This design comes from an exercise in tuning for a short achievable clock period and few clock cycles on the open sky130 flow, not from production work.
Only the layout flow was run in this run; the RTL was not checked for function there.
Power and IR drop assume default switching activity.

### config.mk
export PLATFORM = sky130hd
export DESIGN_NAME = mem_ctrl_verb
export DESIGN_NICKNAME = mem_ctrl_verb
export VERILOG_FILES = /design/flow/design.v
export SDC_FILE = /design/flow/constraint.sdc
export NUM_CORES = 4
export LEC_CHECK = 0
export CAP_MARGIN = 20
export CORE_AREA = 10 10 690 690
export DIE_AREA = 0 0 700 700
export SLEW_MARGIN = 20
### constraint.sdc
create_clock -name core_clock -period 5.5 [get_ports {phy_clk}]
set_input_delay 1.1000 -clock core_clock [delete_from_list [all_inputs] [get_ports {phy_clk}]]
set_output_delay 1.1000 -clock core_clock [all_outputs]
set_load 0.01 [all_outputs]
### design.v
module mem_burst_v2
#(
	parameter MEM_DATA_BITS = 64,
	parameter ADDR_BITS = 24,
	parameter LOCAL_SIZE_BITS = 3
)
(
	input 						rst_n,                                  
	input 						mem_clk,                                
	input 						rd_burst_req,                           
	input 						wr_burst_req,                           
	input[9:0] 					rd_burst_len,                      
	input[9:0] 					wr_burst_len,                      
	input[ADDR_BITS - 1:0] 		rd_burst_addr,         
	input[ADDR_BITS - 1:0] 		wr_burst_addr,         
	output 						rd_burst_data_valid,                   
	output 						wr_burst_data_req,                     
	output[MEM_DATA_BITS - 1:0] rd_burst_data,    
	input[MEM_DATA_BITS - 1:0] 	wr_burst_data,     
	output 						rd_burst_finish,                       
	output 						wr_burst_finish,                       
	output 						burst_finish,                          
	input 								local_init_done,
	output 								ddr_rst_n,
	input 								local_ready,
	output  							local_burstbegin,
	output[MEM_DATA_BITS - 1:0] 		local_wdata,
	input 								local_rdata_valid,
	input[MEM_DATA_BITS - 1:0] 			local_rdata,
	output  							local_write_req,
	output  							local_read_req,
	output reg[ADDR_BITS-1:0] 			local_address,
	output[MEM_DATA_BITS/8 - 1:0] 		local_be,
	output reg[LOCAL_SIZE_BITS - 1:0] 	local_size
);
localparam IDLE = 3'd0;
localparam MEM_READ = 3'd1;
localparam MEM_READ_WAIT = 3'd2;
localparam MEM_WRITE  = 3'd3;
localparam MEM_WRITE_BURST_BEGIN = 3'd4;
localparam MEM_WRITE_FIRST = 3'd5;
localparam burst_size = 10'd2;
reg[2:0] state;
reg[2:0] next_state;	
reg[9:0] rd_addr_cnt;
reg[9:0] rd_data_cnt;
reg[9:0] length;
reg[11:0] cnt_timer;
reg[11:0] ddr_reset_timer;
reg ddr_rst_n_reg;
reg [LOCAL_SIZE_BITS - 1:0] burst_remain;
reg last_wr_burst_data_req;
reg[9:0] wr_remain_len;
assign wr_burst_data_req = (state == MEM_WRITE_FIRST ) || (((state == MEM_WRITE_BURST_BEGIN) ||  (state == MEM_WRITE)) && local_ready && ~last_wr_burst_data_req);
assign local_write_req = ((state == MEM_WRITE_BURST_BEGIN) ||  (state == MEM_WRITE));
assign burst_finish = rd_burst_finish | wr_burst_finish;
always@(posedge mem_clk or negedge rst_n)
begin
	if(~rst_n)
		cnt_timer <= 12'd0;
	else if(state == IDLE || ~local_init_done)
		cnt_timer <= 12'd0;
	else
		cnt_timer <= cnt_timer + 12'd1;
end
always@(posedge mem_clk or negedge rst_n)
begin
	if(~rst_n)
		ddr_reset_timer <= 12'd0;
	else if(state == MEM_READ_WAIT)
		ddr_reset_timer <= ddr_reset_timer + 12'd1;
	else
		ddr_reset_timer <= 12'd0;	
end
always@(posedge mem_clk or negedge rst_n)
begin
	if(~rst_n)
		ddr_rst_n_reg <= 1'b1;
	else
		ddr_rst_n_reg <= (ddr_reset_timer !=12'd200);
end
assign ddr_rst_n = ddr_rst_n_reg;
always@(posedge	mem_clk or negedge rst_n)
	begin
		if(~rst_n)
			state <= IDLE;
		else if(~local_init_done ) 
			state <= IDLE;
		else
			state <= next_state;
	end
always@(*)
	begin
		case(state)
			IDLE:
				begin
					if(rd_burst_req && rd_burst_len != 10'd0)
						next_state <= MEM_READ;
					else if(wr_burst_req && wr_burst_len != 10'd0)
						next_state <= MEM_WRITE_FIRST;
					else
						next_state <= IDLE;
				end
			MEM_READ:
				begin
					if( (rd_addr_cnt + burst_size >= length) && local_read_req && local_ready)
						next_state <= MEM_READ_WAIT;
					else
						next_state <= MEM_READ;
				end
			MEM_READ_WAIT:
				begin 
					if(rd_data_cnt == length - 10'd1 && local_rdata_valid)
						next_state <= IDLE;
					else
						next_state <= MEM_READ_WAIT;
				end
			MEM_WRITE_FIRST:
				next_state <= MEM_WRITE_BURST_BEGIN;
			MEM_WRITE_BURST_BEGIN:
				begin
					if(local_ready && wr_remain_len == 10'd1)
						next_state <= IDLE;
					else if(burst_remain == 1 && local_ready)
						next_state <= MEM_WRITE_BURST_BEGIN;
					else if(local_ready)
						next_state <= MEM_WRITE;
					else
						next_state <= MEM_WRITE_BURST_BEGIN;
				end
			MEM_WRITE:
				begin
					if(wr_remain_len == 10'd1 && local_ready)
						next_state <= IDLE;
					else if(burst_remain == 1 && local_ready)
						next_state <= MEM_WRITE_BURST_BEGIN;
					else 
						next_state <= MEM_WRITE;
				end
			default:
				next_state <= IDLE;
		endcase
	end
	assign local_burstbegin = ((state == MEM_WRITE_BURST_BEGIN) ||  (state == MEM_READ));
always@(posedge	mem_clk or negedge rst_n)
	begin
		if(~rst_n)
			begin
				last_wr_burst_data_req <= 1'b0;
			end
		else
			begin
			if(state == MEM_WRITE_BURST_BEGIN || state == MEM_WRITE)
				if(wr_remain_len == 10'd2 && local_ready)
					last_wr_burst_data_req <= 1'b1;
				else
					last_wr_burst_data_req <= last_wr_burst_data_req;
			else
				last_wr_burst_data_req <= 1'b0;
			end
	end
always@(posedge	mem_clk or negedge rst_n)
	begin
		if(~rst_n)
			begin
				wr_remain_len <= 10'd0;
			end
		else
			begin
			case(state)
				IDLE:
					if(wr_burst_req)
						wr_remain_len <= wr_burst_len;
					else
						wr_remain_len <= wr_remain_len;
				MEM_WRITE_BURST_BEGIN:
					if(local_ready)
						wr_remain_len <= wr_remain_len - 10'd1;
					else
						wr_remain_len <= wr_remain_len;
				MEM_WRITE:
					if(local_ready)
						wr_remain_len <= wr_remain_len - 10'd1;
					else
						wr_remain_len <= wr_remain_len;
				default:
					wr_remain_len <= wr_remain_len;
			endcase
			end
	end
always@(posedge	mem_clk or negedge rst_n)
	begin
		if(~rst_n)
			begin
				burst_remain <= {LOCAL_SIZE_BITS{1'b0}};
			end
		else
			begin
			if(next_state == MEM_WRITE_BURST_BEGIN)
				burst_remain <= burst_size;
			else if( ((state == MEM_WRITE_BURST_BEGIN) || (state == MEM_WRITE)) && local_ready)
				burst_remain <= burst_remain - 1;
			else
				burst_remain <= burst_remain;
			end
	end
always@(posedge	mem_clk or negedge rst_n)
	begin
		if(~rst_n)
			begin
				local_size <= {LOCAL_SIZE_BITS{1'b0}};
			end
		else
			begin
			if(state == IDLE && rd_burst_req)
				local_size <= (rd_burst_len >= burst_size) ?  burst_size : rd_burst_len ;
			else if(state == IDLE && wr_burst_req)
				local_size <= (wr_burst_len >= burst_size) ?  burst_size : wr_burst_len;
			else if(state == MEM_WRITE && (next_state == MEM_WRITE_BURST_BEGIN))
				if((wr_remain_len - 1) > burst_size)
					local_size <= burst_size;
				else
					local_size <= wr_remain_len - 1;
			else if(state == MEM_WRITE_BURST_BEGIN && (next_state == MEM_WRITE_BURST_BEGIN) && local_ready)
				if((wr_remain_len - 1) > burst_size)
					local_size <= burst_size;
				else
					local_size <= wr_remain_len - 1;
			else if(state == MEM_READ && local_ready )
				local_size <= (rd_addr_cnt + burst_size > length) ? 1 : burst_size;
			else
				local_size <= local_size;
			end
	end
always@(posedge	mem_clk or negedge rst_n)
	begin
		if(~rst_n)
			begin
				local_address <= {ADDR_BITS{1'b0}};
				rd_addr_cnt <= 10'd0;
			end
		else
			begin
			case(state)
				IDLE:
					begin
						if(rd_burst_req)
							begin
								local_address <= rd_burst_addr;
								rd_addr_cnt <= 10'd0;
							end
						else if(wr_burst_req)
							begin
								local_address <= wr_burst_addr;
								rd_addr_cnt <= 10'd0;
							end
						else
							begin
								local_address <= local_address;
								rd_addr_cnt <= 10'd0;
							end
					end
				MEM_READ:
					begin
						if(local_ready)
							begin
								local_address <= local_address + {14'd0,burst_size};
								rd_addr_cnt <= rd_addr_cnt + burst_size;
							end
						else
							begin
								local_address <= local_address;
								rd_addr_cnt <= rd_addr_cnt;
							end		
					end
				MEM_WRITE_BURST_BEGIN:
					begin
						if(local_ready && (next_state == MEM_WRITE_BURST_BEGIN))
							begin
								local_address <= local_address + {14'd0,burst_size};
							end
						else
							begin
								local_address <= local_address;
							end	
					end	
				MEM_WRITE: 
					begin
						if(local_ready && (next_state == MEM_WRITE_BURST_BEGIN))
							begin
								local_address <= local_address + {14'd0,burst_size};
							end
						else
							begin
								local_address <= local_address;
							end	
					end
				default:
					begin
						local_address <= local_address;
						rd_addr_cnt <= 10'd0;
					end
			endcase
			end
	end
always@(posedge	mem_clk or negedge rst_n)
	begin
		if(~rst_n)
			begin
				length <= 10'd0;
			end
		else
			begin
			if(state == IDLE && rd_burst_req)
				length <= rd_burst_len;
			else
				length <= length; 
			end
	end
always@(posedge	mem_clk or negedge rst_n)
	begin
		if(~rst_n)
			begin
				rd_data_cnt <= 10'd0;
			end
		else
			begin
			if(state == MEM_READ || state == MEM_READ_WAIT)
				if(local_rdata_valid)
					rd_data_cnt <= rd_data_cnt + 10'd1;
				else
					rd_data_cnt <= rd_data_cnt;
			else
				rd_data_cnt <= 10'd0;
			end
	end
assign rd_burst_data_valid = local_rdata_valid;
assign rd_burst_data = local_rdata;
assign local_wdata = wr_burst_data;
assign local_read_req = (state == MEM_READ);
assign rd_burst_finish = (state == MEM_READ_WAIT) && (next_state == IDLE);
assign wr_burst_finish = (local_ready && wr_remain_len == 10'd1);
assign local_be = {MEM_DATA_BITS/8{1'b1}};
endmodule 
module mem_read_arbi_verb
#(
	parameter 	MEM_DATA_BITS 	= 32,
	parameter 	ADDR_BITS		= 25,
	parameter	PINTS			= 8
)
(
	input 						rst_n,
	input 						mem_clk,
	input 						ch0_rd_burst_req,
	input[9:0] 					ch0_rd_burst_len,
	input[ADDR_BITS-1:0] 		ch0_rd_burst_addr,
	output 						ch0_rd_burst_data_valid,
	output[MEM_DATA_BITS - 1:0] ch0_rd_burst_data,
	output 						ch0_rd_burst_finish,
	input 						ch1_rd_burst_req,
	input[9:0] 					ch1_rd_burst_len,
	input[ADDR_BITS-1:0] 		ch1_rd_burst_addr,
	output 						ch1_rd_burst_data_valid,
	output[MEM_DATA_BITS - 1:0] ch1_rd_burst_data,
	output 						ch1_rd_burst_finish,
	input 						ch2_rd_burst_req,
	input[9:0] 					ch2_rd_burst_len,
	input[ADDR_BITS-1:0] 		ch2_rd_burst_addr,
	output 						ch2_rd_burst_data_valid,
	output[MEM_DATA_BITS - 1:0] ch2_rd_burst_data,
	output 						ch2_rd_burst_finish,
	input 						ch3_rd_burst_req,
	input[9:0] 					ch3_rd_burst_len,
	input[ADDR_BITS-1:0] 		ch3_rd_burst_addr,
	output 						ch3_rd_burst_data_valid,
	output[MEM_DATA_BITS - 1:0] ch3_rd_burst_data,
	output 						ch3_rd_burst_finish,
	input 						ch4_rd_burst_req,
	input[9:0] 					ch4_rd_burst_len,
	input[ADDR_BITS-1:0] 		ch4_rd_burst_addr,
	output 						ch4_rd_burst_data_valid,
	output[MEM_DATA_BITS - 1:0] ch4_rd_burst_data,
	output 						ch4_rd_burst_finish,
	input 						ch5_rd_burst_req,
	input[9:0] 					ch5_rd_burst_len,
	input[ADDR_BITS-1:0] 		ch5_rd_burst_addr,
	output 						ch5_rd_burst_data_valid,
	output[MEM_DATA_BITS - 1:0] ch5_rd_burst_data,
	output 						ch5_rd_burst_finish,
	input 						ch6_rd_burst_req,
	input[9:0] 					ch6_rd_burst_len,
	input[ADDR_BITS-1:0] 		ch6_rd_burst_addr,
	output 						ch6_rd_burst_data_valid,
	output[MEM_DATA_BITS - 1:0] ch6_rd_burst_data,
	output 						ch6_rd_burst_finish,
	input 						ch7_rd_burst_req,
	input[9:0] 					ch7_rd_burst_len,
	input[ADDR_BITS-1:0] 		ch7_rd_burst_addr,
	output 						ch7_rd_burst_data_valid,
	output[MEM_DATA_BITS - 1:0] ch7_rd_burst_data,
	output 						ch7_rd_burst_finish,
	output reg 					rd_burst_req,
	output reg[9:0] 			rd_burst_len,
	output reg[ADDR_BITS-1:0] 	rd_burst_addr,
	input 						rd_burst_data_valid,
	input[MEM_DATA_BITS - 1:0] 	rd_burst_data,
	input 						rd_burst_finish	
);
reg[6:0] read_state;
reg[6:0] read_state_next;
localparam IDLE = 6'd0;
localparam CH0_CHECK 	= 7'd1;
localparam CH0_BEGIN 	= 7'd2;
localparam CH0_READ 	= 7'd3;
localparam CH0_END 		= 7'd4;
localparam CH1_CHECK 	= 7'd5;
localparam CH1_BEGIN 	= 7'd6;
localparam CH1_READ 	= 7'd7;
localparam CH1_END 		= 7'd8;
localparam CH2_CHECK 	= 7'd9;
localparam CH2_BEGIN 	= 7'd10;
localparam CH2_READ		= 7'd11;
localparam CH2_END 		= 7'd12;
localparam CH3_CHECK 	= 7'd13;
localparam CH3_BEGIN 	= 7'd14;
localparam CH3_READ 	= 7'd15;
localparam CH3_END 		= 7'd16;
localparam CH4_CHECK 	= 7'd1+7'd16;
localparam CH4_BEGIN 	= 7'd2+7'd16;
localparam CH4_READ 	= 7'd3+7'd16;
localparam CH4_END 		= 7'd4+7'd16;
localparam CH5_CHECK 	= 6'd5+7'd16;
localparam CH5_BEGIN 	= 6'd6+7'd16;
localparam CH5_READ 	= 6'd7+7'd16;
localparam CH5_END 		= 6'd8+7'd16;
localparam CH6_CHECK 	= 6'd9 +7'd16;
localparam CH6_BEGIN 	= 6'd10+7'd16;
localparam CH6_READ 	= 6'd11+7'd16;
localparam CH6_END 		= 6'd12+7'd16;
localparam CH7_CHECK 	= 6'd13+7'd16;
localparam CH7_BEGIN 	= 6'd14+7'd16;
localparam CH7_READ 	= 6'd15+7'd16;
localparam CH7_END 		= 6'd16+7'd16;
always@(posedge mem_clk or negedge rst_n)
begin
	if(~rst_n)
		read_state <= IDLE;
	else
		read_state <= read_state_next;
end
always@(*)
begin
	case(read_state)
		IDLE:
			read_state_next <= CH0_CHECK;
		CH0_CHECK:
			if(ch0_rd_burst_req && ch0_rd_burst_len != 10'd0)
				read_state_next <= CH0_BEGIN;
			else
				read_state_next <= CH1_CHECK;
		CH0_BEGIN:
			read_state_next <= CH0_READ;
		CH0_READ:
			if(rd_burst_finish)
				read_state_next <= CH0_END;
			else
				read_state_next <= CH0_READ;
		CH0_END:
			read_state_next <= CH1_CHECK;
		CH1_CHECK:
			if(ch1_rd_burst_req && ch1_rd_burst_len != 10'd0)
				read_state_next <= CH1_BEGIN;
			else
				read_state_next <= (PINTS!=2)? CH2_CHECK : CH0_CHECK;
		CH1_BEGIN:
			read_state_next <= CH1_READ;
		CH1_READ:
			if(rd_burst_finish)
				read_state_next <= CH1_END;
			else
				read_state_next <= CH1_READ;
		CH1_END:
			read_state_next <= (PINTS!=2)? CH2_CHECK : CH0_CHECK;
		CH2_CHECK:
			if(ch2_rd_burst_req  && ch2_rd_burst_len != 10'd0)
				read_state_next <= CH2_BEGIN;
			else
				read_state_next <= (PINTS!=3)? CH3_CHECK : CH0_CHECK;
		CH2_BEGIN:
			read_state_next <= CH2_READ;
		CH2_READ:
			if(rd_burst_finish)
				read_state_next <= CH2_END;
			else
				read_state_next <= CH2_READ;
		CH2_END:
			read_state_next <= (PINTS!=3)? CH3_CHECK : CH0_CHECK;
		CH3_CHECK:
			if(ch3_rd_burst_req  && ch3_rd_burst_len != 10'd0)
				read_state_next <= CH3_BEGIN;
			else
				read_state_next <= (PINTS!=4)? CH4_CHECK : CH0_CHECK;
		CH3_BEGIN:
			read_state_next <= CH3_READ;
		CH3_READ:
			if(rd_burst_finish)
				read_state_next <= CH3_END;
			else
				read_state_next <= CH3_READ;
		CH3_END:
			read_state_next <= (PINTS!=4)? CH4_CHECK : CH0_CHECK;	
		CH4_CHECK:
			if(ch4_rd_burst_req && ch4_rd_burst_len != 10'd0)
				read_state_next <= CH4_BEGIN;
			else
				read_state_next <= (PINTS!=5)? CH5_CHECK : CH0_CHECK;
		CH4_BEGIN:
			read_state_next <= CH4_READ;
		CH4_READ:
			if(rd_burst_finish)
				read_state_next <= CH4_END;
			else
				read_state_next <= CH4_READ;
		CH4_END:
			read_state_next <= (PINTS!=5)? CH5_CHECK : CH0_CHECK;
		CH5_CHECK:
			if(ch5_rd_burst_req && ch5_rd_burst_len != 10'd0)
				read_state_next <= CH5_BEGIN;
			else
				read_state_next <= (PINTS!=6)? CH6_CHECK : CH0_CHECK;
		CH5_BEGIN:
			read_state_next <= CH5_READ;
		CH5_READ:
			if(rd_burst_finish)
				read_state_next <= CH5_END;
			else
				read_state_next <= CH5_READ;
		CH5_END:
			read_state_next <= (PINTS!=6)? CH6_CHECK : CH0_CHECK;
		CH6_CHECK:
			if(ch6_rd_burst_req  && ch6_rd_burst_len != 10'd0)
				read_state_next <= CH6_BEGIN;
			else
				read_state_next <= (PINTS!=7)? CH7_CHECK : CH0_CHECK;
		CH6_BEGIN:
			read_state_next <= CH6_READ;
		CH6_READ:
			if(rd_burst_finish)
				read_state_next <= CH6_END;
			else
				read_state_next <= CH6_READ;
		CH6_END:
			read_state_next <= (PINTS!=7)? CH7_CHECK : CH0_CHECK;
		CH7_CHECK:
			if(ch7_rd_burst_req  && ch7_rd_burst_len != 10'd0)
				read_state_next <= CH7_BEGIN;
			else
				read_state_next <= CH0_CHECK;
		CH7_BEGIN:
			read_state_next <= CH7_READ;
		CH7_READ:
			if(rd_burst_finish)
				read_state_next <= CH7_END;
			else
				read_state_next <= CH7_READ;
		CH7_END:
			read_state_next <= CH0_CHECK;	
		default:
			read_state_next <= IDLE;
	endcase
end
always@(posedge mem_clk or negedge rst_n)
begin
	if(~rst_n)
		begin
			rd_burst_len <= 10'd0;
			rd_burst_addr <= {ADDR_BITS{1'b0}};  
		end
	else
		begin
			case(read_state)
				CH0_BEGIN:
					begin
						rd_burst_len <= ch0_rd_burst_len;
						rd_burst_addr <= ch0_rd_burst_addr;
					end
				CH1_BEGIN:
					begin
						rd_burst_len <= ch1_rd_burst_len;
						rd_burst_addr <= ch1_rd_burst_addr;
					end
				CH2_BEGIN:
					begin
						rd_burst_len <= ch2_rd_burst_len;
						rd_burst_addr <= ch2_rd_burst_addr;
					end
				CH3_BEGIN:
					begin
						rd_burst_len <= ch3_rd_burst_len;
						rd_burst_addr <= ch3_rd_burst_addr;
					end
				CH4_BEGIN:
					begin
						rd_burst_len <= ch4_rd_burst_len;
						rd_burst_addr <= ch4_rd_burst_addr;
					end
				CH5_BEGIN:
					begin
						rd_burst_len <= ch5_rd_burst_len;
						rd_burst_addr <= ch5_rd_burst_addr;
					end
				CH6_BEGIN:
					begin
						rd_burst_len <= ch6_rd_burst_len;
						rd_burst_addr <= ch6_rd_burst_addr;
					end
				CH7_BEGIN:
					begin
						rd_burst_len <= ch7_rd_burst_len;
						rd_burst_addr <= ch7_rd_burst_addr;
					end
				default:
					begin
						rd_burst_len <= rd_burst_len;
						rd_burst_addr <= rd_burst_addr;
					end
			endcase
		end
end
always@(posedge mem_clk or negedge rst_n)
begin
	if(~rst_n)
		rd_burst_req <= 1'b0;
	else if(read_state == 	CH0_BEGIN || read_state == CH1_BEGIN || read_state == CH2_BEGIN || read_state == CH3_BEGIN ||
			read_state ==	CH4_BEGIN || read_state == CH5_BEGIN || read_state == CH6_BEGIN || read_state == CH7_BEGIN)
		rd_burst_req <= 1'b1;
	else if(rd_burst_data_valid || read_state == CH0_CHECK  || read_state == CH1_CHECK  
								|| read_state == CH2_CHECK  || read_state == CH3_CHECK
								|| read_state == CH4_BEGIN  || read_state == CH5_BEGIN 
								|| read_state == CH6_BEGIN  || read_state == CH7_BEGIN)
		rd_burst_req <= 1'b0;
	else
		rd_burst_req <= rd_burst_req;
end
assign ch0_rd_burst_finish = (read_state == CH0_END);
assign ch1_rd_burst_finish = (read_state == CH1_END);
assign ch2_rd_burst_finish = (read_state == CH2_END);
assign ch3_rd_burst_finish = (read_state == CH3_END);
assign ch0_rd_burst_data_valid = (read_state == CH0_READ || read_state == CH0_END) ? rd_burst_data_valid : 1'b0;
assign ch1_rd_burst_data_valid = (read_state == CH1_READ || read_state == CH1_END) ? rd_burst_data_valid : 1'b0;
assign ch2_rd_burst_data_valid = (read_state == CH2_READ || read_state == CH2_END) ? rd_burst_data_valid : 1'b0;
assign ch3_rd_burst_data_valid = (read_state == CH3_READ || read_state == CH3_END) ? rd_burst_data_valid : 1'b0;
assign ch0_rd_burst_data = (read_state == CH0_READ) ? rd_burst_data : {MEM_DATA_BITS{1'd0}};
assign ch1_rd_burst_data = (read_state == CH1_READ) ? rd_burst_data : {MEM_DATA_BITS{1'd0}};
assign ch2_rd_burst_data = (read_state == CH2_READ) ? rd_burst_data : {MEM_DATA_BITS{1'd0}};
assign ch3_rd_burst_data = (read_state == CH3_READ) ? rd_burst_data : {MEM_DATA_BITS{1'd0}};
assign ch4_rd_burst_finish = (read_state == CH4_END);
assign ch5_rd_burst_finish = (read_state == CH5_END);
assign ch6_rd_burst_finish = (read_state == CH6_END);
assign ch7_rd_burst_finish = (read_state == CH7_END);
assign ch4_rd_burst_data_valid = (read_state == CH4_READ || read_state == CH4_END) ? rd_burst_data_valid : 1'b0;
assign ch5_rd_burst_data_valid = (read_state == CH5_READ || read_state == CH5_END) ? rd_burst_data_valid : 1'b0;
assign ch6_rd_burst_data_valid = (read_state == CH6_READ || read_state == CH6_END) ? rd_burst_data_valid : 1'b0;
assign ch7_rd_burst_data_valid = (read_state == CH7_READ || read_state == CH7_END) ? rd_burst_data_valid : 1'b0;
assign ch4_rd_burst_data = (read_state == CH4_READ) ? rd_burst_data : {MEM_DATA_BITS{1'd0}};
assign ch5_rd_burst_data = (read_state == CH5_READ) ? rd_burst_data : {MEM_DATA_BITS{1'd0}};
assign ch6_rd_burst_data = (read_state == CH6_READ) ? rd_burst_data : {MEM_DATA_BITS{1'd0}};
assign ch7_rd_burst_data = (read_state == CH7_READ) ? rd_burst_data : {MEM_DATA_BITS{1'd0}};
endmodule 
module mem_write_arbi_verb
#(
	parameter MEM_DATA_BITS = 32,
	parameter ADDR_BITS		= 25,
	parameter PINTS			= 8	
)
(
	input rst_n,
	input mem_clk,
	input 							ch0_wr_burst_req,
	input[9:0] 						ch0_wr_burst_len,
	input[ADDR_BITS-1:0] 			ch0_wr_burst_addr,
	output 							ch0_wr_burst_data_req,
	input[MEM_DATA_BITS - 1:0] 		ch0_wr_burst_data,
	output 							ch0_wr_burst_finish,
	input 							ch1_wr_burst_req,
	input[9:0] 						ch1_wr_burst_len,
	input[ADDR_BITS-1:0] 			ch1_wr_burst_addr,
	output 							ch1_wr_burst_data_req,
	input[MEM_DATA_BITS - 1:0] 		ch1_wr_burst_data,
	output 							ch1_wr_burst_finish,
	input 							ch2_wr_burst_req,
	input[9:0] 						ch2_wr_burst_len,
	input[ADDR_BITS-1:0] 			ch2_wr_burst_addr,
	output 							ch2_wr_burst_data_req,
	input[MEM_DATA_BITS - 1:0] 		ch2_wr_burst_data,
	output 							ch2_wr_burst_finish,
	input 							ch3_wr_burst_req,
	input[9:0] 						ch3_wr_burst_len,
	input[ADDR_BITS-1:0] 			ch3_wr_burst_addr,
	output 							ch3_wr_burst_data_req,
	input[MEM_DATA_BITS - 1:0] 		ch3_wr_burst_data,
	output 							ch3_wr_burst_finish,
	input 							ch4_wr_burst_req,
	input[9:0] 						ch4_wr_burst_len,
	input[ADDR_BITS-1:0] 			ch4_wr_burst_addr,
	output 							ch4_wr_burst_data_req,
	input[MEM_DATA_BITS - 1:0] 		ch4_wr_burst_data,
	output 							ch4_wr_burst_finish,
	input 							ch5_wr_burst_req,
	input[9:0] 						ch5_wr_burst_len,
	input[ADDR_BITS-1:0] 			ch5_wr_burst_addr,
	output 							ch5_wr_burst_data_req,
	input[MEM_DATA_BITS - 1:0] 		ch5_wr_burst_data,
	output 							ch5_wr_burst_finish,
	input 							ch6_wr_burst_req,
	input[9:0] 						ch6_wr_burst_len,
	input[ADDR_BITS-1:0] 			ch6_wr_burst_addr,
	output 							ch6_wr_burst_data_req,
	input[MEM_DATA_BITS - 1:0] 		ch6_wr_burst_data,
	output 							ch6_wr_burst_finish,
	input 							ch7_wr_burst_req,
	input[9:0] 						ch7_wr_burst_len,
	input[ADDR_BITS-1:0] 			ch7_wr_burst_addr,
	output 							ch7_wr_burst_data_req,
	input[MEM_DATA_BITS - 1:0] 		ch7_wr_burst_data,
	output 							ch7_wr_burst_finish,
	output reg 						wr_burst_req,
	output reg[9:0] 				wr_burst_len,
	output reg[ADDR_BITS-1:0] 		wr_burst_addr,
	input 							wr_burst_data_req,
	output reg[MEM_DATA_BITS - 1:0] wr_burst_data,
	input							wr_burst_finish	
);
reg[6:0] write_state;
reg[6:0] write_state_next;
localparam IDLE = 6'd0;
localparam CH0_CHECK 	= 6'd1;
localparam CH0_BEGIN 	= 6'd2;
localparam CH0_WRITE 	= 6'd3;
localparam CH0_END 		= 6'd4;
localparam CH1_CHECK 	= 6'd5;
localparam CH1_BEGIN 	= 6'd6;
localparam CH1_WRITE 	= 6'd7;
localparam CH1_END 		= 6'd8;
localparam CH2_CHECK 	= 6'd9;
localparam CH2_BEGIN 	= 6'd10;
localparam CH2_WRITE 	= 6'd11;
localparam CH2_END 		= 6'd12;
localparam CH3_CHECK 	= 6'd13;
localparam CH3_BEGIN 	= 6'd14;
localparam CH3_WRITE 	= 6'd15;
localparam CH3_END 		= 6'd16;
localparam CH4_CHECK 	= 6'd1+7'd16;
localparam CH4_BEGIN 	= 6'd2+7'd16;
localparam CH4_WRITE 	= 6'd3+7'd16;
localparam CH4_END 		= 6'd4+7'd16;
localparam CH5_CHECK 	= 6'd5+7'd16;
localparam CH5_BEGIN 	= 6'd6+7'd16;
localparam CH5_WRITE 	= 6'd7+7'd16;
localparam CH5_END 		= 6'd8+7'd16;
localparam CH6_CHECK 	= 6'd9 +7'd16;
localparam CH6_BEGIN 	= 6'd10+7'd16;
localparam CH6_WRITE 	= 6'd11+7'd16;
localparam CH6_END 		= 6'd12+7'd16;
localparam CH7_CHECK 	= 6'd13+7'd16;
localparam CH7_BEGIN 	= 6'd14+7'd16;
localparam CH7_WRITE 	= 6'd15+7'd16;
localparam CH7_END 		= 6'd16+7'd16;
reg wr_burst_finish_d0;
reg wr_burst_finish_d1;
always@(posedge mem_clk or negedge rst_n)
begin
	if(~rst_n)
		begin
			wr_burst_finish_d0 <= 1'b0;
			wr_burst_finish_d1 <= 1'b0;
		end
	else
		begin
			wr_burst_finish_d0 <= wr_burst_finish;
			wr_burst_finish_d1 <= wr_burst_finish_d0;
		end
end
always@(posedge mem_clk or negedge rst_n)
begin
	if(~rst_n)
		write_state <= IDLE;
	else
		write_state <= write_state_next;
end
always@(*)
begin
	case(write_state)
		IDLE:
			write_state_next <= CH0_CHECK;
		CH0_CHECK:
			if(ch0_wr_burst_req  && ch0_wr_burst_len != 10'd0)
				write_state_next <= CH0_BEGIN;
			else
				write_state_next <= CH1_CHECK;
		CH0_BEGIN:
			write_state_next <= CH0_WRITE;
		CH0_WRITE:
			if(wr_burst_finish_d1)
				write_state_next <= CH0_END;
			else
				write_state_next <= CH0_WRITE;
		CH0_END:
			write_state_next <= CH1_CHECK;
		CH1_CHECK:
			if(ch1_wr_burst_req && ch1_wr_burst_len != 10'd0)
				write_state_next <= CH1_BEGIN;
			else
				write_state_next <= (PINTS!=2)? CH2_CHECK : CH0_CHECK;
		CH1_BEGIN:
			write_state_next <= CH1_WRITE;
		CH1_WRITE:
			if(wr_burst_finish_d1)
				write_state_next <= CH1_END;
			else
				write_state_next <= CH1_WRITE;
		CH1_END:
			write_state_next <= (PINTS!=2)? CH2_CHECK : CH0_CHECK;
		CH2_CHECK:
			if(ch2_wr_burst_req && ch2_wr_burst_len != 10'd0)
				write_state_next <= CH2_BEGIN;
			else
				write_state_next <= (PINTS!=3)? CH3_CHECK : CH0_CHECK;
		CH2_BEGIN:
			write_state_next <= CH2_WRITE;
		CH2_WRITE:
			if(wr_burst_finish_d1)
				write_state_next <= CH2_END;
			else
				write_state_next <= CH2_WRITE;
		CH2_END:
			write_state_next <= (PINTS!=3)? CH3_CHECK : CH0_CHECK;
		CH3_CHECK:
			if(ch3_wr_burst_req && ch3_wr_burst_len != 10'd0)
				write_state_next <= CH3_BEGIN;
			else
				write_state_next <= (PINTS!=4)? CH4_CHECK : CH0_CHECK;
		CH3_BEGIN:
			write_state_next <= CH3_WRITE;
		CH3_WRITE:
			if(wr_burst_finish_d1)
				write_state_next <= CH3_END;
			else
				write_state_next <= CH3_WRITE;
		CH3_END:
			write_state_next <= (PINTS!=4)? CH4_CHECK : CH0_CHECK;
		CH4_CHECK:
			if(ch4_wr_burst_req  && ch4_wr_burst_len != 10'd0)
				write_state_next <= CH4_BEGIN;
			else
				write_state_next <= (PINTS!=5)? CH5_CHECK : CH0_CHECK;
		CH4_BEGIN:
			write_state_next <= CH4_WRITE;
		CH4_WRITE:
			if(wr_burst_finish_d1)
				write_state_next <= CH4_END;
			else
				write_state_next <= CH4_WRITE;
		CH4_END:
			write_state_next <= (PINTS!=5)? CH5_CHECK : CH0_CHECK;
		CH5_CHECK:
			if(ch5_wr_burst_req && ch5_wr_burst_len != 10'd0)
				write_state_next <= CH5_BEGIN;
			else
				write_state_next <= (PINTS!=6)? CH6_CHECK : CH0_CHECK;
		CH5_BEGIN:
			write_state_next <= CH5_WRITE;
		CH5_WRITE:
			if(wr_burst_finish_d1)
				write_state_next <= CH5_END;
			else
				write_state_next <= CH5_WRITE;
		CH5_END:
			write_state_next <= (PINTS!=6)? CH6_CHECK : CH0_CHECK;
		CH6_CHECK:
			if(ch6_wr_burst_req && ch6_wr_burst_len != 10'd0)
				write_state_next <= CH6_BEGIN;
			else
				write_state_next <= (PINTS!=7)? CH7_CHECK : CH0_CHECK;
		CH6_BEGIN:
			write_state_next <= CH6_WRITE;
		CH6_WRITE:
			if(wr_burst_finish_d1)
				write_state_next <= CH6_END;
			else
				write_state_next <= CH6_WRITE;
		CH6_END:
			write_state_next <= (PINTS!=7)? CH7_CHECK : CH0_CHECK;
		CH7_CHECK:
			if(ch7_wr_burst_req && ch7_wr_burst_len != 10'd0)
				write_state_next <= CH7_BEGIN;
			else
				write_state_next <= CH0_CHECK;
		CH7_BEGIN:
			write_state_next <= CH7_WRITE;
		CH7_WRITE:
			if(wr_burst_finish_d1)
				write_state_next <= CH7_END;
			else
				write_state_next <= CH7_WRITE;
		CH7_END:
			write_state_next <= CH0_CHECK;
		default:
			write_state_next <= IDLE;
	endcase
end
always@(posedge mem_clk or negedge rst_n)
begin
	if(~rst_n)
		begin
			wr_burst_len <= 10'd0;
			wr_burst_addr <= {ADDR_BITS{1'b0}};
		end
	else
		begin
			case(write_state)
				CH0_BEGIN:
					begin
						wr_burst_len <= ch0_wr_burst_len;
						wr_burst_addr <= ch0_wr_burst_addr;
					end
				CH1_BEGIN:
					begin
						wr_burst_len <= ch1_wr_burst_len;
						wr_burst_addr <= ch1_wr_burst_addr;
					end
				CH2_BEGIN:
					begin
						wr_burst_len <= ch2_wr_burst_len;
						wr_burst_addr <= ch2_wr_burst_addr;
					end
				CH3_BEGIN:
					begin
						wr_burst_len <= ch3_wr_burst_len;
						wr_burst_addr <= ch3_wr_burst_addr;
					end				
				CH4_BEGIN:
					begin
						wr_burst_len <= ch4_wr_burst_len;
						wr_burst_addr <= ch4_wr_burst_addr;
					end
				CH5_BEGIN:
					begin
						wr_burst_len <= ch5_wr_burst_len;
						wr_burst_addr <= ch5_wr_burst_addr;
					end
				CH6_BEGIN:
					begin
						wr_burst_len <= ch6_wr_burst_len;
						wr_burst_addr <= ch6_wr_burst_addr;
					end
				CH7_BEGIN:
					begin
						wr_burst_len <= ch7_wr_burst_len;
						wr_burst_addr <= ch7_wr_burst_addr;
					end				
				default:
					begin
						wr_burst_len <= wr_burst_len;
						wr_burst_addr <= wr_burst_addr;
					end
			endcase
		end
end
always@(posedge mem_clk or negedge rst_n)
begin
	if(~rst_n)
		wr_burst_req <= 1'b0;
	else if(	write_state == CH0_BEGIN || write_state == CH1_BEGIN || write_state == CH2_BEGIN || write_state == CH3_BEGIN || 
				write_state == CH4_BEGIN || write_state == CH5_BEGIN || write_state == CH6_BEGIN || write_state == CH7_BEGIN)
		wr_burst_req <= 1'b1;
	else if(wr_burst_data_req)
		wr_burst_req <= 1'b0;
	else
		wr_burst_req <= wr_burst_req;
end
always@(*)
begin
	case(write_state)
		CH0_WRITE:
			wr_burst_data <= ch0_wr_burst_data;
		CH1_WRITE:
			wr_burst_data <= ch1_wr_burst_data;
		CH2_WRITE:
			wr_burst_data <= ch2_wr_burst_data;
		CH3_WRITE:
			wr_burst_data <= ch3_wr_burst_data;
		CH4_WRITE:
			wr_burst_data <= ch4_wr_burst_data;
		CH5_WRITE:
			wr_burst_data <= ch5_wr_burst_data;
		CH6_WRITE:
			wr_burst_data <= ch6_wr_burst_data;
		CH7_WRITE:
			wr_burst_data <= ch7_wr_burst_data;	
		default:
			wr_burst_data <= {MEM_DATA_BITS{1'd0}};
	endcase
end
assign ch0_wr_burst_finish = (write_state == CH0_END);
assign ch1_wr_burst_finish = (write_state == CH1_END);
assign ch2_wr_burst_finish = (write_state == CH2_END);
assign ch3_wr_burst_finish = (write_state == CH3_END);
assign ch0_wr_burst_data_req = (write_state == CH0_WRITE) ? wr_burst_data_req : 1'b0;
assign ch1_wr_burst_data_req = (write_state == CH1_WRITE) ? wr_burst_data_req : 1'b0;
assign ch2_wr_burst_data_req = (write_state == CH2_WRITE) ? wr_burst_data_req : 1'b0;
assign ch3_wr_burst_data_req = (write_state == CH3_WRITE) ? wr_burst_data_req : 1'b0;
assign ch4_wr_burst_finish = (write_state == CH4_END);
assign ch5_wr_burst_finish = (write_state == CH5_END);
assign ch6_wr_burst_finish = (write_state == CH6_END);
assign ch7_wr_burst_finish = (write_state == CH7_END);
assign ch4_wr_burst_data_req = (write_state == CH4_WRITE) ? wr_burst_data_req : 1'b0;
assign ch5_wr_burst_data_req = (write_state == CH5_WRITE) ? wr_burst_data_req : 1'b0;
assign ch6_wr_burst_data_req = (write_state == CH6_WRITE) ? wr_burst_data_req : 1'b0;
assign ch7_wr_burst_data_req = (write_state == CH7_WRITE) ? wr_burst_data_req : 1'b0;
endmodule 
module mem_ctrl_verb#(
	parameter 	MEM_DATA_BITS 		= 64,
	parameter 	ADDR_BITS			= 25,
	parameter	READ_PORTS			= 8,
	parameter	WRITE_PORTS			= 8
)
(
	input 						rst_n,
	input 						phy_clk,
	input 						ch0_rd_burst_req,
	input[9:0] 					ch0_rd_burst_len,
	input[ADDR_BITS-1:0]		ch0_rd_burst_addr,
	output 						ch0_rd_burst_data_valid,
	output[MEM_DATA_BITS - 1:0] ch0_rd_burst_data,
	output 						ch0_rd_burst_finish,
	input 						ch1_rd_burst_req,
	input[9:0] 					ch1_rd_burst_len,
	input[ADDR_BITS-1:0]		ch1_rd_burst_addr,
	output 						ch1_rd_burst_data_valid,
	output[MEM_DATA_BITS - 1:0] ch1_rd_burst_data,
	output 						ch1_rd_burst_finish,
	input 						ch2_rd_burst_req,
	input[9:0] 					ch2_rd_burst_len,
	input[ADDR_BITS-1:0]		ch2_rd_burst_addr,
	output 						ch2_rd_burst_data_valid,
	output[MEM_DATA_BITS - 1:0] ch2_rd_burst_data,
	output 						ch2_rd_burst_finish,
	input 						ch3_rd_burst_req,
	input[9:0] 					ch3_rd_burst_len,
	input[ADDR_BITS-1:0]		ch3_rd_burst_addr,
	output 						ch3_rd_burst_data_valid,
	output[MEM_DATA_BITS - 1:0] ch3_rd_burst_data,
	output 						ch3_rd_burst_finish,
	input 						ch4_rd_burst_req,
	input[9:0] 					ch4_rd_burst_len,
	input[ADDR_BITS-1:0]		ch4_rd_burst_addr,
	output 						ch4_rd_burst_data_valid,
	output[MEM_DATA_BITS - 1:0] ch4_rd_burst_data,
	output 						ch4_rd_burst_finish,
	input 						ch5_rd_burst_req,
	input[9:0] 					ch5_rd_burst_len,
	input[ADDR_BITS-1:0]		ch5_rd_burst_addr,
	output 						ch5_rd_burst_data_valid,
	output[MEM_DATA_BITS - 1:0] ch5_rd_burst_data,
	output 						ch5_rd_burst_finish,
	input 						ch6_rd_burst_req,
	input[9:0] 					ch6_rd_burst_len,
	input[ADDR_BITS-1:0]		ch6_rd_burst_addr,
	output 						ch6_rd_burst_data_valid,
	output[MEM_DATA_BITS - 1:0] ch6_rd_burst_data,
	output 						ch6_rd_burst_finish,
	input 						ch7_rd_burst_req,
	input[9:0] 					ch7_rd_burst_len,
	input[ADDR_BITS-1:0]		ch7_rd_burst_addr,
	output 						ch7_rd_burst_data_valid,
	output[MEM_DATA_BITS - 1:0] ch7_rd_burst_data,
	output 						ch7_rd_burst_finish,
	input 						ch0_wr_burst_req,
	input[9:0] 					ch0_wr_burst_len,
	input[ADDR_BITS-1:0]		ch0_wr_burst_addr,
	output 						ch0_wr_burst_data_req,
	input[MEM_DATA_BITS - 1:0] 	ch0_wr_burst_data,
	output 						ch0_wr_burst_finish,
	input 						ch1_wr_burst_req,
	input[9:0] 					ch1_wr_burst_len,
	input[ADDR_BITS-1:0]		ch1_wr_burst_addr,
	output 						ch1_wr_burst_data_req,
	input[MEM_DATA_BITS - 1:0] 	ch1_wr_burst_data,
	output 						ch1_wr_burst_finish,
	input 						ch2_wr_burst_req,
	input[9:0] 					ch2_wr_burst_len,
	input[ADDR_BITS-1:0]		ch2_wr_burst_addr,
	output 						ch2_wr_burst_data_req,
	input[MEM_DATA_BITS - 1:0] 	ch2_wr_burst_data,
	output ch2_wr_burst_finish,
	input 						ch3_wr_burst_req,
	input[9:0] 					ch3_wr_burst_len,
	input[ADDR_BITS-1:0]		ch3_wr_burst_addr,
	output 						ch3_wr_burst_data_req,
	input[MEM_DATA_BITS - 1:0] 	ch3_wr_burst_data,
	output 						ch3_wr_burst_finish,
	input 						ch4_wr_burst_req,
	input[9:0] 					ch4_wr_burst_len,
	input[ADDR_BITS-1:0]		ch4_wr_burst_addr,
	output 						ch4_wr_burst_data_req,
	input[MEM_DATA_BITS - 1:0] 	ch4_wr_burst_data,
	output 						ch4_wr_burst_finish,
	input 						ch5_wr_burst_req,
	input[9:0] 					ch5_wr_burst_len,
	input[ADDR_BITS-1:0]		ch5_wr_burst_addr,
	output 						ch5_wr_burst_data_req,
	input[MEM_DATA_BITS - 1:0] 	ch5_wr_burst_data,
	output 						ch5_wr_burst_finish,
	input 						ch6_wr_burst_req,
	input[9:0] 					ch6_wr_burst_len,
	input[ADDR_BITS-1:0]		ch6_wr_burst_addr,
	output 						ch6_wr_burst_data_req,
	input[MEM_DATA_BITS - 1:0] 	ch6_wr_burst_data,
	output 						ch6_wr_burst_finish,
	input 						ch7_wr_burst_req,
	input[9:0] 					ch7_wr_burst_len,
	input[ADDR_BITS-1:0]		ch7_wr_burst_addr,
	output 						ch7_wr_burst_data_req,
	input[MEM_DATA_BITS - 1:0] 	ch7_wr_burst_data,
	output 						ch7_wr_burst_finish,
	input 						local_init_done,
	input 						local_ready,
	input 						local_rdata_valid,
	input[MEM_DATA_BITS - 1:0]	local_rdata,
	output[ADDR_BITS-1:0]		local_address,
	output 						local_write_req,
	output 						local_read_req,
	output 						local_burstbegin,
	output[MEM_DATA_BITS - 1:0]	local_wdata,
	output[MEM_DATA_BITS/8 - 1:0]	local_be,
	output[2:0]					local_size
);
wire 						rd_burst_finish;
wire 						wr_burst_finish;
wire[ADDR_BITS-1:0] 		wr_burst_addr;
wire[ADDR_BITS-1:0] 		rd_burst_addr;
wire 						wr_burst_data_req;
wire 						rd_burst_data_valid;
wire[9:0] 					wr_burst_len;
wire[9:0] 					rd_burst_len;
wire 						wr_burst_req;
wire 						rd_burst_req;
wire[MEM_DATA_BITS - 1:0] 	wr_burst_data;
wire[MEM_DATA_BITS - 1:0] 	rd_burst_data;
mem_burst_v2
#(
	.MEM_DATA_BITS	(MEM_DATA_BITS),
	.ADDR_BITS		(ADDR_BITS)
)
mem_burst_m0(
	.rst_n(rst_n),
	.mem_clk(phy_clk),
	.rd_burst_req(rd_burst_req),
	.wr_burst_req(wr_burst_req),
	.rd_burst_len(rd_burst_len),
	.wr_burst_len(wr_burst_len),
	.rd_burst_addr(rd_burst_addr),
	.wr_burst_addr(wr_burst_addr),
	.rd_burst_data_valid(rd_burst_data_valid),
	.wr_burst_data_req(wr_burst_data_req),
	.rd_burst_data(rd_burst_data),
	.wr_burst_data(wr_burst_data),
	.rd_burst_finish(rd_burst_finish),
	.wr_burst_finish(wr_burst_finish),
	.local_init_done(local_init_done),
	.local_ready(local_ready),
	.local_burstbegin(local_burstbegin),
	.local_wdata(local_wdata),
	.local_rdata_valid(local_rdata_valid),
	.local_rdata(local_rdata),
	.local_write_req(local_write_req),
	.local_read_req(local_read_req),
	.local_address(local_address),
	.local_be(local_be),
	.local_size(local_size)
); 
mem_read_arbi_verb 
#(
	.MEM_DATA_BITS	(MEM_DATA_BITS	),
	.ADDR_BITS		(ADDR_BITS		),
	.PINTS			(READ_PORTS		)
)
mem_read_arbi_m0
(
	.rst_n						(rst_n),
	.mem_clk					(phy_clk),
	.ch0_rd_burst_req			(ch0_rd_burst_req),
	.ch0_rd_burst_len			(ch0_rd_burst_len),
	.ch0_rd_burst_addr			(ch0_rd_burst_addr),
	.ch0_rd_burst_data_valid	(ch0_rd_burst_data_valid),
	.ch0_rd_burst_data			(ch0_rd_burst_data),
	.ch0_rd_burst_finish		(ch0_rd_burst_finish),
	.ch1_rd_burst_req			(ch1_rd_burst_req),
	.ch1_rd_burst_len			(ch1_rd_burst_len),
	.ch1_rd_burst_addr			(ch1_rd_burst_addr),
	.ch1_rd_burst_data_valid	(ch1_rd_burst_data_valid),
	.ch1_rd_burst_data			(ch1_rd_burst_data),
	.ch1_rd_burst_finish		(ch1_rd_burst_finish),
	.ch2_rd_burst_req			(ch2_rd_burst_req),
	.ch2_rd_burst_len			(ch2_rd_burst_len),
	.ch2_rd_burst_addr			(ch2_rd_burst_addr),
	.ch2_rd_burst_data_valid	(ch2_rd_burst_data_valid),
	.ch2_rd_burst_data			(ch2_rd_burst_data),
	.ch2_rd_burst_finish		(ch2_rd_burst_finish),
	.ch3_rd_burst_req			(ch3_rd_burst_req),
	.ch3_rd_burst_len			(ch3_rd_burst_len),
	.ch3_rd_burst_addr			(ch3_rd_burst_addr),
	.ch3_rd_burst_data_valid	(ch3_rd_burst_data_valid),
	.ch3_rd_burst_data			(ch3_rd_burst_data),
	.ch3_rd_burst_finish		(ch3_rd_burst_finish),
	.ch4_rd_burst_req			(ch4_rd_burst_req),
	.ch4_rd_burst_len			(ch4_rd_burst_len),
	.ch4_rd_burst_addr			(ch4_rd_burst_addr),
	.ch4_rd_burst_data_valid	(ch4_rd_burst_data_valid),
	.ch4_rd_burst_data			(ch4_rd_burst_data),
	.ch4_rd_burst_finish		(ch4_rd_burst_finish),
	.ch5_rd_burst_req			(ch5_rd_burst_req),
	.ch5_rd_burst_len			(ch5_rd_burst_len),
	.ch5_rd_burst_addr			(ch5_rd_burst_addr),
	.ch5_rd_burst_data_valid	(ch5_rd_burst_data_valid),
	.ch5_rd_burst_data			(ch5_rd_burst_data),
	.ch5_rd_burst_finish		(ch5_rd_burst_finish),
	.ch6_rd_burst_req			(ch6_rd_burst_req),
	.ch6_rd_burst_len			(ch6_rd_burst_len),
	.ch6_rd_burst_addr			(ch6_rd_burst_addr),
	.ch6_rd_burst_data_valid	(ch6_rd_burst_data_valid),
	.ch6_rd_burst_data			(ch6_rd_burst_data),
	.ch6_rd_burst_finish		(ch6_rd_burst_finish),
	.ch7_rd_burst_req			(ch7_rd_burst_req),
	.ch7_rd_burst_len			(ch7_rd_burst_len),
	.ch7_rd_burst_addr			(ch7_rd_burst_addr),
	.ch7_rd_burst_data_valid	(ch7_rd_burst_data_valid),
	.ch7_rd_burst_data			(ch7_rd_burst_data),
	.ch7_rd_burst_finish		(ch7_rd_burst_finish),
	.rd_burst_req				(rd_burst_req),
	.rd_burst_len				(rd_burst_len),
	.rd_burst_addr				(rd_burst_addr),
	.rd_burst_data_valid		(rd_burst_data_valid),
	.rd_burst_data				(rd_burst_data),
	.rd_burst_finish			(rd_burst_finish)	
);
mem_write_arbi_verb
#(
	.MEM_DATA_BITS	(MEM_DATA_BITS),
	.ADDR_BITS		(ADDR_BITS),
	.PINTS			(WRITE_PORTS)
)
mem_write_arbi_m0(
	.rst_n					(rst_n),
	.mem_clk				(phy_clk),
	.ch0_wr_burst_req		(ch0_wr_burst_req),
	.ch0_wr_burst_len		(ch0_wr_burst_len),
	.ch0_wr_burst_addr		(ch0_wr_burst_addr),
	.ch0_wr_burst_data_req	(ch0_wr_burst_data_req),
	.ch0_wr_burst_data		(ch0_wr_burst_data),
	.ch0_wr_burst_finish	(ch0_wr_burst_finish),
	.ch1_wr_burst_req		(ch1_wr_burst_req),
	.ch1_wr_burst_len		(ch1_wr_burst_len),
	.ch1_wr_burst_addr		(ch1_wr_burst_addr),
	.ch1_wr_burst_data_req	(ch1_wr_burst_data_req),
	.ch1_wr_burst_data		(ch1_wr_burst_data),
	.ch1_wr_burst_finish	(ch1_wr_burst_finish),
	.ch2_wr_burst_req		(ch2_wr_burst_req),
	.ch2_wr_burst_len		(ch2_wr_burst_len),
	.ch2_wr_burst_addr		(ch2_wr_burst_addr),
	.ch2_wr_burst_data_req	(ch2_wr_burst_data_req),
	.ch2_wr_burst_data		(ch2_wr_burst_data),
	.ch2_wr_burst_finish	(ch2_wr_burst_finish),
	.ch3_wr_burst_req		(ch3_wr_burst_req),
	.ch3_wr_burst_len		(ch3_wr_burst_len),
	.ch3_wr_burst_addr		(ch3_wr_burst_addr),
	.ch3_wr_burst_data_req	(ch3_wr_burst_data_req),
	.ch3_wr_burst_data		(ch3_wr_burst_data),
	.ch3_wr_burst_finish	(ch3_wr_burst_finish),
	.ch4_wr_burst_req		(ch4_wr_burst_req),
	.ch4_wr_burst_len		(ch4_wr_burst_len),
	.ch4_wr_burst_addr		(ch4_wr_burst_addr),
	.ch4_wr_burst_data_req	(ch4_wr_burst_data_req),
	.ch4_wr_burst_data		(ch4_wr_burst_data),
	.ch4_wr_burst_finish	(ch4_wr_burst_finish),
	.ch5_wr_burst_req		(ch5_wr_burst_req),
	.ch5_wr_burst_len		(ch5_wr_burst_len),
	.ch5_wr_burst_addr		(ch5_wr_burst_addr),
	.ch5_wr_burst_data_req	(ch5_wr_burst_data_req),
	.ch5_wr_burst_data		(ch5_wr_burst_data),
	.ch5_wr_burst_finish	(ch5_wr_burst_finish),
	.ch6_wr_burst_req		(ch6_wr_burst_req),
	.ch6_wr_burst_len		(ch6_wr_burst_len),
	.ch6_wr_burst_addr		(ch6_wr_burst_addr),
	.ch6_wr_burst_data_req	(ch6_wr_burst_data_req),
	.ch6_wr_burst_data		(ch6_wr_burst_data),
	.ch6_wr_burst_finish	(ch6_wr_burst_finish),
	.ch7_wr_burst_req		(ch7_wr_burst_req),
	.ch7_wr_burst_len		(ch7_wr_burst_len),
	.ch7_wr_burst_addr		(ch7_wr_burst_addr),
	.ch7_wr_burst_data_req	(ch7_wr_burst_data_req),
	.ch7_wr_burst_data		(ch7_wr_burst_data),
	.ch7_wr_burst_finish	(ch7_wr_burst_finish),
	.wr_burst_req			(wr_burst_req),
	.wr_burst_len			(wr_burst_len),
	.wr_burst_addr			(wr_burst_addr),
	.wr_burst_data_req		(wr_burst_data_req),
	.wr_burst_data			(wr_burst_data),
	.wr_burst_finish		(wr_burst_finish)	
);
endmodule 
### run.sh
#!/bin/bash
# synth_recipe.tcl (not shown) runs the flow's synth.tcl, then flattens the netlist and writes it again
# the make line also repeats each setting of config.mk as NAME=value (left out here)
make -C /OpenROAD-flow-scripts/flow DESIGN_CONFIG=/design/flow/config.mk WORK_HOME=/design/flow/orfs CLKGATE_MAP_FILE= SYNTH_SCRIPT=/design/flow/synth_recipe.tcl finish
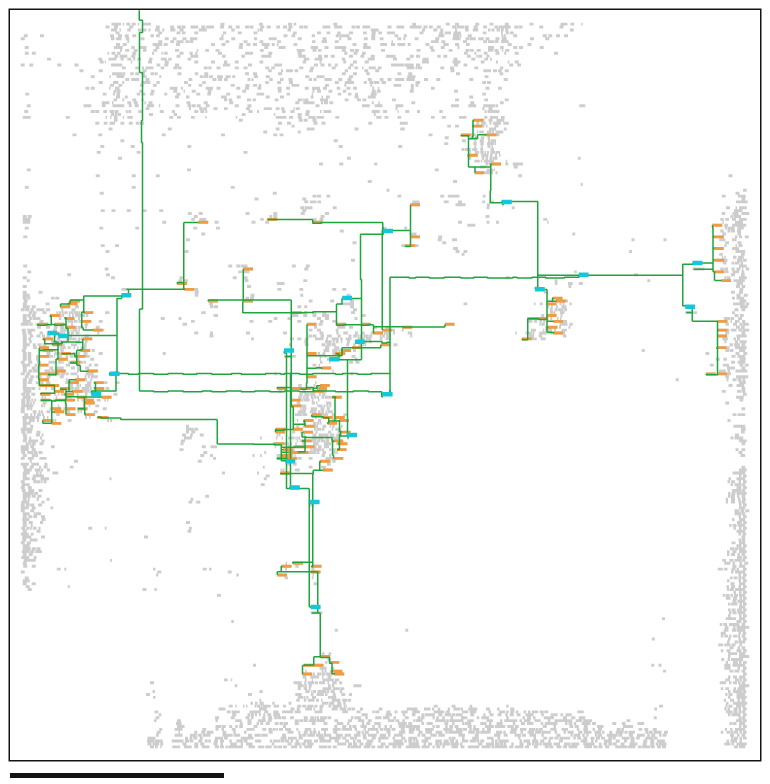
**Above:** clock network drawn from the DEF.
The bar under the picture is 200 µm long.
[clock-net drivers] cyan | count: 21
[clock wires] green | length: 5400 µm
[flip-flops] orange | count: 160
routed clock nets: 22
Worst Skew: 0.03431 ns
clock latency on the worst-skew pair: 0.59 ns
power in the clock group: 1710 µW
clock network power share: 11.2%

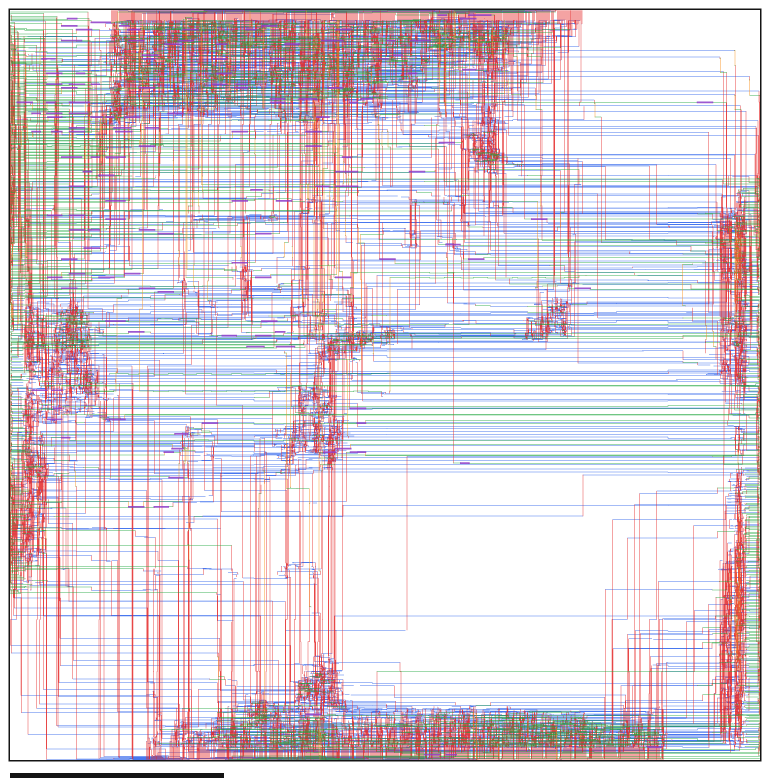
**Above:** signal wires by layer.
The bar under the picture is 200 µm long.
[M2] red | wire length: 151 mm
[M1] blue | wire length: 178 mm
[M4] orange | wire length: 7470 µm
[M5] purple | wire length: 1850 µm
[M3] green | wire length: 67.8 mm
routed wire length per instance: 38.63 µm
Via Count: 32720
GRT Total Usage: 15.64%
WL final: 405900 µm

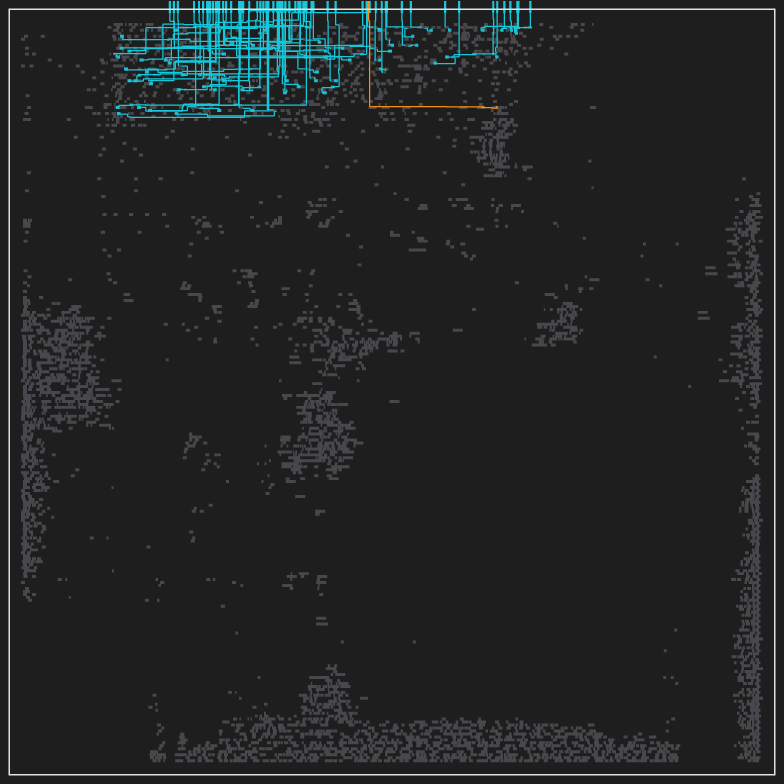
**Above:** port wiring.
[ch2_wr_burst_finish] orange | direction: output | end cells: 1 | buffers: 1 | wire: 210 µm
[ch2_wr_burst_data] cyan | direction: input | end cells: 64 | buffers: 64 | wire: 6640 µm
Top Ports: 1804
PortBufs: 1795

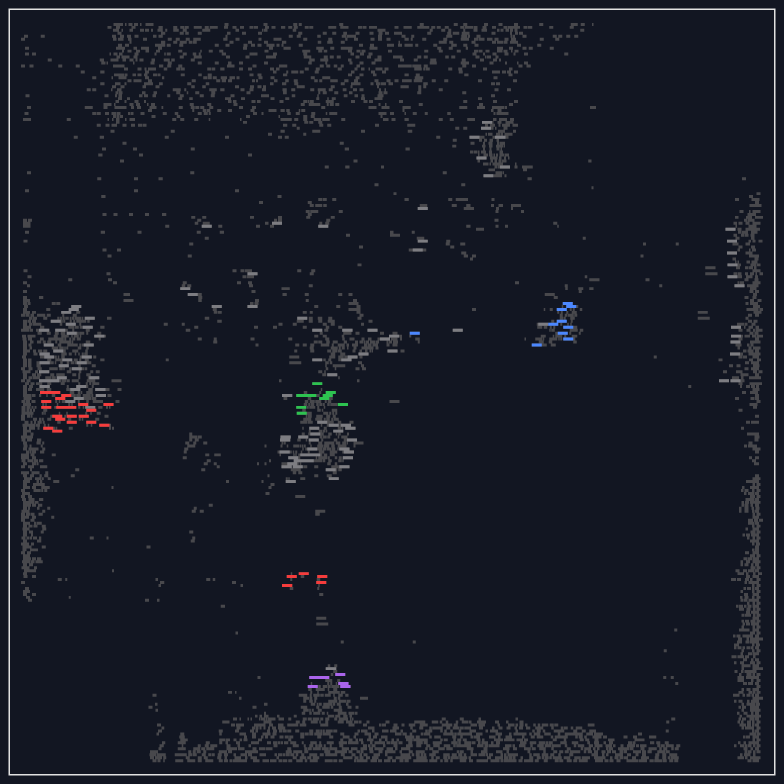
**Above:** where the registers sit.
[mem_burst_m0.rd_addr_cnt] green | sequential cells: 9 | where: middle
[mem_read_arbi_m0.read_state] purple | sequential cells: 6 | where: bottom middle
[mem_read_arbi_m0.rd_burst_addr] red | sequential cells: 25
[mem_burst_m0.wr_remain_len] blue | sequential cells: 10 | where: right middle
not coloured: 110

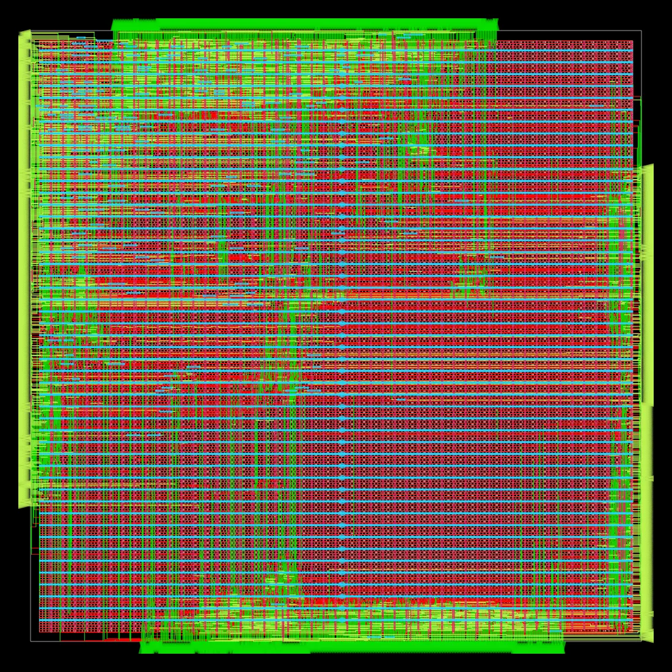
**Above:** full-chip view from the flow's report step.
non-filler cells, final: 10510
die height: 700 µm
Die Area: 490000 µm²
die span in x: 700 µm
Rows: 249

==> results.yml <==
power:
  combPwrFrac_pct: 72.0
  power_frac_seq_pct: 16.8
  switchingPower_uw: 8253
  p_per_area_nw_per_um2: 331.3
  power_uw: 15200
  swShare_pct: 54.31
worst_setup_path:
  rr_startpoint: "mem_write_arbi_m0.write_state[1]"
  cp.arrival_ns: 4.12
  startpoint_type: "register"
  r2r_end: "mem_write_arbi_m0.wr_burst_addr[24]"
  critPathCaptureType: "primary output"
  worstRegToRegCells: 8
  path_max_fanout: 64
  path_delay_family: "simple AND/OR/NAND/NOR gates"
drt:
  viasPerCell: 3.113
  drc_errors: 0
  wl_met3_um: 67830
  dr_wl_met2_um: 151300
synth:
  ys_seq_area_share_pct: 21.68
  synthFlopType: "dfrtp_1"
  synth_fa_ha_area_share_pct: 1.287
  ys_ff_latch: 160
  synth_top_family_by_area: "simple AND/OR/NAND/NOR gates"
  synthTopCellsByCount: "453 x and2_1, 189 x clkbuf_1, 161 x nand2_1"
  syn_inst: 2468
  yosysWarnings: 3
floorplanning:
  nWellTaps: 6149
  initial_utilization_pct: 4.011
layout:
  largest_class: "non-clock buffers"
  final_cell_mix: "1760 x clkdlybuf4s50_1, 453 x and2_1, 160 x nand2_1"
  clk_share_pct: 1.623
  n_clock_buffer: 21
  fillerInstances: 53550
  seq_area_share_pct: 8.735
  antennaDiodeCount: 171
  inverters: 38
clock_tree:
  cts_hold_buf: 0
  cts_buffers: 21
  htree_levels: 4
  clock_sinks: 160
  root_buffer: "clkbuf_16"
grt:
  grt_overflow: 0
  grt_pass1_wl_um: 470800
  use_met2_pct: 20.83
  grt_use_met3_pct: 11.04
  grt_max_degree: 79
  antenna_found_initial: 463
  grt_pass1_vias: 29580
  busiest_layer: "met2"
timing:
  hold_violations: 0
  worst_pin_slew_ns: 1.393
  post-route-period-util_pct: 94.97
  whs_ns: 0.4223
  relSlewSlack_pct: 6.670
place:
  pre_cts_slack_ns: 0.3787
  placedCellCount: 10300
status:
  outcome: "complete, no violations"

## port drivers added, routing unchanged
The results above use ideal ports. As a check the final layout listed here was re-extracted and re-timed, cells and wires unchanged. Step 1 sets driving cells, clkbuf_16 on the clock port and buf_2 on the other inputs (assumed; they add their load-dependent delay and slew). Step 2 adds t to the input delays and takes it off the output delays; t is the mean of the earliest and latest rising clock arrival at the registers after step 1. Input paths then give back, and output paths get back, about the clock's delay inside the block. Slacks: ideal / step 1 / step 2; pairs: ideal / step 1.
t, ns: 0.688
setup WS [ns]: 0.277 / 0.161 / 0.435
worst setup path at the end: input to output
worst register clock-pin slew, ns: 0.10 / 0.10
worst slew at a driven data input, ns: 0.76
After both steps this run still meets setup and hold. For this run, drivers alone change the setup slack by -0.116 ns; drivers and shift together by +0.158 ns.
